Background: an optimization exercise with open tools, aiming at small area and a short achievable clock period. Do not read the settings as production practice. Function was checked by simulation only, so behaviour that the tests miss may differ from the original.

<file path="flow/design.v">
module grs_round #(
    parameter INPUT_WIDTH  = 28,
    parameter OUTPUT_WIDTH = 24
) (
    input  wire [INPUT_WIDTH-1:0]  value_in,
    input  wire                    sign_in,
    input  wire [2:0]              mode,
    output wire                    increment
);
    localparam signed SHIFT_AMOUNT = INPUT_WIDTH - OUTPUT_WIDTH;
    wire lsb = (SHIFT_AMOUNT >= 0) ? value_in[SHIFT_AMOUNT - 0] : 1'b0;
    wire g   = (SHIFT_AMOUNT >= 1) ? value_in[SHIFT_AMOUNT - 1] : 1'b0;
    wire r   = (SHIFT_AMOUNT >= 2) ? value_in[SHIFT_AMOUNT - 2] : 1'b0;
    wire s   = (SHIFT_AMOUNT >= 3) ? |(value_in[SHIFT_AMOUNT - 3 : 0]) : 1'b0;
    wire inexact = (g | r | s);
    reg do_increment;
    always @(*) begin
        do_increment = 1'b0;  
        case (mode)
            3'b000: do_increment = g & (r | s | lsb);
            3'b001: do_increment = 1'b0;
            3'b010: do_increment = !sign_in & inexact;
            3'b011: do_increment = sign_in & inexact;
            3'b100: do_increment = g;
            default: do_increment = 1'b0;
        endcase
    end
    assign increment = do_increment;
endmodule
module grs_rounder #(
    parameter INPUT_WIDTH  = 28,
    parameter OUTPUT_WIDTH = 24
) (
    input  wire [INPUT_WIDTH-1:0]  value_in,
    input  wire                    sign_in,
    input  wire [2:0]              mode,
    output wire [OUTPUT_WIDTH-1:0] value_out,
    output wire                    overflow_out
);
    wire increment;
    grs_round #(
        .INPUT_WIDTH(INPUT_WIDTH),
        .OUTPUT_WIDTH(OUTPUT_WIDTH)
    ) u_grs_round (
        .value_in(value_in),
        .sign_in(sign_in),
        .mode(mode),
        .increment(increment)
    );
    localparam SHIFT_AMOUNT = INPUT_WIDTH - OUTPUT_WIDTH;
    wire [OUTPUT_WIDTH-1:0] base_mantissa;
    assign base_mantissa = value_in[INPUT_WIDTH-1 : SHIFT_AMOUNT];
    wire [OUTPUT_WIDTH:0] sum;
    assign sum = {1'b0, base_mantissa} + increment;
    assign overflow_out = sum[OUTPUT_WIDTH];
    assign value_out    = sum[OUTPUT_WIDTH-1:0];
endmodule
module fp_mul #(
    parameter WIDTH  = 16
) (
    input clk,
    input rst_n,
    input  [WIDTH-1:0] a,
    input  [WIDTH-1:0] b,
    input  [2:0]       rm,  
    output [WIDTH-1:0] result
);
    localparam integer PIPELINE_LATENCY = 4;   
    localparam EXP_W            = (WIDTH == 64) ?   11 : (WIDTH == 32) ?    8 : (WIDTH == 16) ?    5 : 0;  
    localparam EXP_BIAS         = (WIDTH == 64) ? 1023 : (WIDTH == 32) ?  127 : (WIDTH == 16) ?   15 : 0;  
    localparam MANT_W       = WIDTH - 1 - EXP_W;
    localparam SIGN_POS     = WIDTH - 1;
    localparam EXP_POS      = MANT_W;
    localparam [ EXP_W-1:0] EXP_ALL_ONES   = { EXP_W{1'b1}};
    localparam [ EXP_W-1:0] EXP_ALL_ZEROS  = { EXP_W{1'b0}};
    localparam [MANT_W-1:0] MANT_ALL_ZEROS = {MANT_W{1'b0}};
    localparam [WIDTH-1:0] QNAN = {1'b0, EXP_ALL_ONES, {1'b1, {(MANT_W-1){1'b0}}}};
    localparam [WIDTH-1:0] P_ZERO = {1'b0, {(WIDTH-1){1'b0}}};
    localparam [WIDTH-1:0] N_ZERO = {1'b1, {(WIDTH-1){1'b0}}};
    wire              sign_a = a[SIGN_POS];
    wire [ EXP_W-1:0] exp_a  = a[SIGN_POS-1:EXP_POS];
    wire [MANT_W-1:0] mant_a = a[MANT_W-1:0];
    wire              sign_b = b[SIGN_POS];
    wire [ EXP_W-1:0] exp_b  = b[SIGN_POS-1:EXP_POS];
    wire [MANT_W-1:0] mant_b = b[MANT_W-1:0];
    wire is_zero_a   = (exp_a == EXP_ALL_ZEROS) && (mant_a == MANT_ALL_ZEROS);
    wire is_zero_b   = (exp_b == EXP_ALL_ZEROS) && (mant_b == MANT_ALL_ZEROS);
    wire is_inf_a    = (exp_a == EXP_ALL_ONES ) && (mant_a == MANT_ALL_ZEROS);
    wire is_inf_b    = (exp_b == EXP_ALL_ONES ) && (mant_b == MANT_ALL_ZEROS);
    wire is_nan_a    = (exp_a == EXP_ALL_ONES ) && (mant_a != MANT_ALL_ZEROS);
    wire is_nan_b    = (exp_b == EXP_ALL_ONES ) && (mant_b != MANT_ALL_ZEROS);
    wire [1+MANT_W-1:0] full_mant_a = {(exp_a != EXP_ALL_ZEROS), mant_a};
    wire [1+MANT_W-1:0] full_mant_b = {(exp_b != EXP_ALL_ZEROS), mant_b};
    wire [EXP_W-1:0] effective_exp_a = (exp_a == EXP_ALL_ZEROS) ? 1 : exp_a;
    wire [EXP_W-1:0] effective_exp_b = (exp_b == EXP_ALL_ZEROS) ? 1 : exp_b;
    reg signed [EXP_W+1:0] s1_exp_sum_d;
    reg                    s1_sign_d;
    reg        [MANT_W:0]  s1_mant_a_d;
    reg        [MANT_W:0]  s1_mant_b_d;
    reg                    s1_special_case_d;
    reg        [WIDTH-1:0] s1_special_result_d;
    always @(*) begin
        s1_exp_sum_d = $signed({2'b0,effective_exp_a}) + $signed({2'b0,effective_exp_b}) - $signed({2'b0,EXP_BIAS});
        s1_sign_d = sign_a ^ sign_b;
        s1_mant_a_d = full_mant_a;
        s1_mant_b_d = full_mant_b;
        s1_special_case_d = 1'b0;
        s1_special_result_d = QNAN;  
        if (is_nan_a || is_nan_b) begin
            s1_special_case_d = 1'b1;
            s1_special_result_d = is_nan_a ? a : b;  
        end else if ((is_inf_a && is_zero_b) || (is_zero_a && is_inf_b)) begin
            s1_special_case_d = 1'b1;
            s1_special_result_d = QNAN;  
        end else if (is_inf_a || is_inf_b) begin
            s1_special_case_d = 1'b1;
            s1_special_result_d = {s1_sign_d, EXP_ALL_ONES, MANT_ALL_ZEROS};  
        end else if (is_zero_a || is_zero_b) begin
            s1_special_case_d = 1'b1;
            s1_special_result_d = s1_sign_d ? N_ZERO : P_ZERO;  
        end
    end
    reg signed [EXP_W+1:0] s1_exp_sum_q;
    reg                    s1_sign_q;
    reg [MANT_W:0]         s1_mant_a_q;
    reg [MANT_W:0]         s1_mant_b_q;
    reg                    s1_special_case_q;
    reg [WIDTH-1:0]        s1_special_result_q;
    reg [2:0]              s1_rm_q;
    always @(posedge clk or negedge rst_n) begin
        if (!rst_n) begin
            s1_exp_sum_q        <= '0;
            s1_sign_q           <= 1'b0;
            s1_mant_a_q         <= '0;
            s1_mant_b_q         <= '0;
            s1_special_case_q   <= 1'b0;
            s1_special_result_q <= P_ZERO;
            s1_rm_q             <= 3'b000;
        end else begin
            s1_exp_sum_q        <= s1_exp_sum_d;
            s1_sign_q           <= s1_sign_d;
            s1_mant_a_q         <= s1_mant_a_d;
            s1_mant_b_q         <= s1_mant_b_d;
            s1_special_case_q   <= s1_special_case_d;
            s1_special_result_q <= s1_special_result_d;
            s1_rm_q             <= rm;
        end
    end
    wire [2*MANT_W+1:0] s2_mant_product_d = s1_mant_a_q * s1_mant_b_q;
    reg signed [EXP_W+1:0]    s2_exp_q;
    reg                       s2_sign_q;
    reg        [2*MANT_W+1:0] s2_mant_product_q;
    reg                       s2_special_case_q;
    reg        [WIDTH-1:0]    s2_special_result_q;
    reg        [2:0]          s2_rm_q;
    always @(posedge clk or negedge rst_n) begin
        if (!rst_n) begin
            s2_exp_q            <= '0;
            s2_sign_q           <= 1'b0;
            s2_mant_product_q   <= '0;
            s2_special_case_q   <= 1'b0;
            s2_special_result_q <= P_ZERO;
            s2_rm_q             <= 3'b000;
        end else begin
            s2_exp_q            <= s1_exp_sum_q;
            s2_sign_q           <= s1_sign_q;
            s2_mant_product_q   <= s2_mant_product_d;
            s2_special_case_q   <= s1_special_case_q;
            s2_special_result_q <= s1_special_result_q;
            s2_rm_q             <= s1_rm_q;
        end
    end
    reg signed [EXP_W+1:0]   s3_exp_d;
    reg        [2*MANT_W:0]  s3_mant_d;
    always @(*) begin
        if (s2_mant_product_q[2*MANT_W+1]) begin  
            s3_exp_d  = s2_exp_q + 1;
            s3_mant_d = s2_mant_product_q >> 1;
        end else begin  
            s3_exp_d  = s2_exp_q;
            s3_mant_d = s2_mant_product_q;
        end
    end
    reg signed [EXP_W+1:0]   s3_exp_q;
    reg                      s3_sign_q;
    reg        [2*MANT_W:0]  s3_mant_q;
    reg                      s3_special_case_q;
    reg        [WIDTH-1:0]   s3_special_result_q;
    reg        [2:0]         s3_rm_q;
    always @(posedge clk or negedge rst_n) begin
        if (!rst_n) begin
            s3_exp_q            <= '0;
            s3_sign_q           <= 1'b0;
            s3_mant_q           <= '0;
            s3_special_case_q   <= 1'b0;
            s3_special_result_q <= P_ZERO;
            s3_rm_q             <= 3'b000;
        end else begin
            s3_exp_q            <= s3_exp_d;
            s3_sign_q           <= s2_sign_q;
            s3_mant_q           <= s3_mant_d;
            s3_special_case_q   <= s2_special_case_q;
            s3_special_result_q <= s2_special_result_q;
            s3_rm_q             <= s2_rm_q;
        end
    end
    wire is_underflow = (s3_exp_q <=  $signed({(EXP_W+2){1'b0}}));
    wire [2*MANT_W:0] mant_to_round;
    assign mant_to_round = is_underflow ? (s3_mant_q >> (1 - s3_exp_q)) : s3_mant_q;
    wire [MANT_W:0] rounded_mant_w_implicit;
    wire            rounder_overflow;
    grs_rounder #(
        .INPUT_WIDTH(2*MANT_W + 1),
        .OUTPUT_WIDTH(MANT_W + 1)  
    ) u_rounder (
        .value_in(mant_to_round),
        .sign_in(s3_sign_q),
        .mode(s3_rm_q),
        .value_out(rounded_mant_w_implicit),
        .overflow_out(rounder_overflow)
    );
    wire signed [EXP_W+1:0] final_exp_rounded = s3_exp_q + rounder_overflow;
    reg [EXP_W-1:0] out_exp;
    reg [MANT_W-1:0] out_mant;
    always @(*) begin
        if (final_exp_rounded >= $signed({2'b00, EXP_ALL_ONES})) begin  
            out_exp = EXP_ALL_ONES;
            out_mant = MANT_ALL_ZEROS;
        end else if (is_underflow) begin  
            if (final_exp_rounded > $signed({(EXP_W+2){1'b0}})) begin
                out_exp = 1;
                out_mant = MANT_ALL_ZEROS;  
            end else begin
                out_exp = EXP_ALL_ZEROS;
                out_mant = rounded_mant_w_implicit[MANT_W-1:0];
            end
        end else begin  
            out_exp = final_exp_rounded[EXP_W-1:0];
            out_mant = rounded_mant_w_implicit[MANT_W-1:0];
        end
    end
    reg [WIDTH-1:0] result_d;
    always @(*) begin
        if (s3_special_case_q) begin
            result_d = s3_special_result_q;
        end else begin
            result_d = {s3_sign_q, out_exp, out_mant};
        end
    end
    reg [WIDTH-1:0] result_q;
    always @(posedge clk or negedge rst_n) begin
        if (!rst_n) begin
            result_q <= P_ZERO;
        end else begin
            result_q <= result_d;
        end
    end
    assign result = result_q;
endmodule
module fp64_mul (
    input         clk,
    input         rst_n,
    input  [63:0] a,
    input  [63:0] b,
    input  [2:0]  rm,       
    output [63:0] result
);
    fp_mul #(
        .WIDTH(64)
    ) u_fp_mul (
        .clk(clk),
        .rst_n(rst_n),
        .a(a),
        .b(b),
        .rm(rm),
        .result(result)
    );
endmodule
</file>
<file path="flow/constraint.sdc">
create_clock -name core_clock -period 12.0 [get_ports {clk}]
set_input_delay 2.4000 -clock core_clock [delete_from_list [all_inputs] [get_ports {clk}]]
set_output_delay 2.4000 -clock core_clock [all_outputs]
set_load 0.01 [all_outputs]
</file>
<file path="flow/run.sh">
#!/bin/bash
# synth_recipe.tcl (not shown) runs the flow's synth.tcl, then flattens the netlist and writes it again
# the make line also repeats each setting of config.mk as NAME=value (left out here)
make -C /OpenROAD-flow-scripts/flow DESIGN_CONFIG=/design/flow/config.mk WORK_HOME=/design/flow/orfs CLKGATE_MAP_FILE= SYNTH_SCRIPT=/design/flow/synth_recipe.tcl finish
</file>
<file path="flow/config.mk">
export PLATFORM = sky130hd
export DESIGN_NAME = fp64_mul
export DESIGN_NICKNAME = fp64_mul
export VERILOG_FILES = /design/flow/design.v
export SDC_FILE = /design/flow/constraint.sdc
export NUM_CORES = 8
export LEC_CHECK = 0
export CAP_MARGIN = 20
export CORE_MARGIN = 2
export CORE_UTILIZATION = 40
export SLEW_MARGIN = 20
</file>
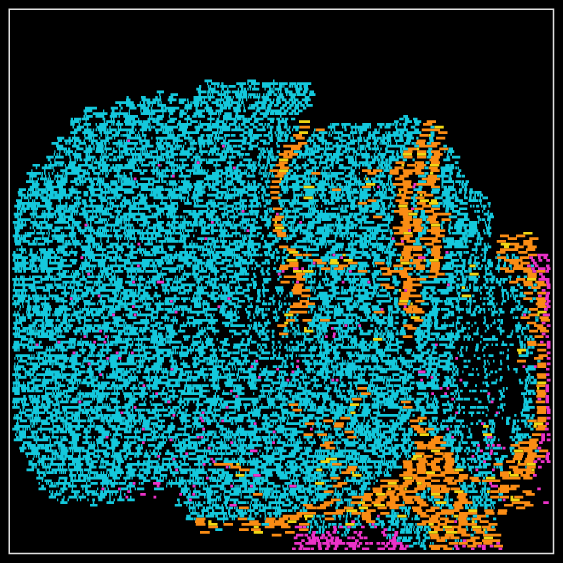
Fig. 1. Cell classes on the final placement.
Scale: 1 px per um.
Magenta marks remaining buffers and delay cells, cells 380. Cyan marks remaining logic cells, cells 10793. Yellow marks clock drivers and dummy loads, cells 126. Orange marks registers, cells 627.
Design Area, Final: 0.124 mm2
Core ar.: 0.288 mm2
Final Core Density: 42.9%

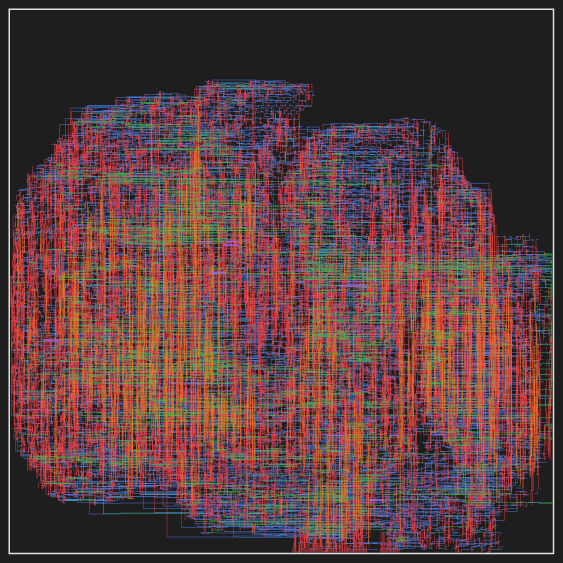
Fig. 2. Routed metal, one color a layer.
Scale: 1 px per um.
Purple marks M5, wire length 155 um. Blue marks M1, wire length 160 mm. Red marks M2, wire length 195 mm. Green marks M3, wire length 42.2 mm. Orange marks M4, wire length 30.6 mm.
per-cell routed wire length: 27.2 um
Routed Wire Length: 428 mm
DR vias: 88300
GRT Total Usage: 29.6%

==> summary.txt <==
status=complete, no violations; M1 wire length=160 mm; Post-DRT Antenna Nets=0; Die Ht=543 um; Max clock buf depth=3; Synth Register Bits=627; DR WL met3=42.2 mm; Placement Cell Area=0.121 mm2; worst clock skew=0.0542 ns; Reg clk slew, reported paths=0.06 ns; FMAX=0.0922 GHz; Synth Area in XOR/XNOR=1.37%; Worst-Skew Late Latency=0.71 ns; final instance count without filler cells=15700; CTS tree=yes; ys flop type=dfrtp_1; commonest non-fill, non-tap cell in the layout=nand2_1; setup TNS=0 ns; site row count=197; min-delay src=u_fp_mul.s1_special_result_q[18]; Largest regs=u_fp_mul.s2_mant_product_q x106, u_fp_mul.s3_mant_q x105; Hold Slack=0.308 ns; R2R Setup Slk=1.16 ns; Crit Path Max Fanout=29; fraction of area in registers=12.8%; FILL cells=28100

==> what the ideal ports hide <==
The results above use ideal ports. As a check the final layout listed here was re-extracted and re-timed, cells and wires unchanged. Step 1 assumes that a clkbuf_16 drives the clock port and a buf_2 every other input. Step 2 times the ports against the registers' clock, not the clock port: input delays grow and output delays shrink by t, the midpoint of the rising clock arrivals with the driver on. a / b / c = no drivers / after step 1 / after step 2; a / b = the first two.
t (ns): 0.764
slack for setup (ns): 1.158 / 1.158 / 1.158
slew at the worst register clock pin (ns): 0.08 / 0.08
After both steps this run still meets setup and hold. The setup slack of this run moves by 0.000 ns with the drivers and by 0.000 ns with both steps.
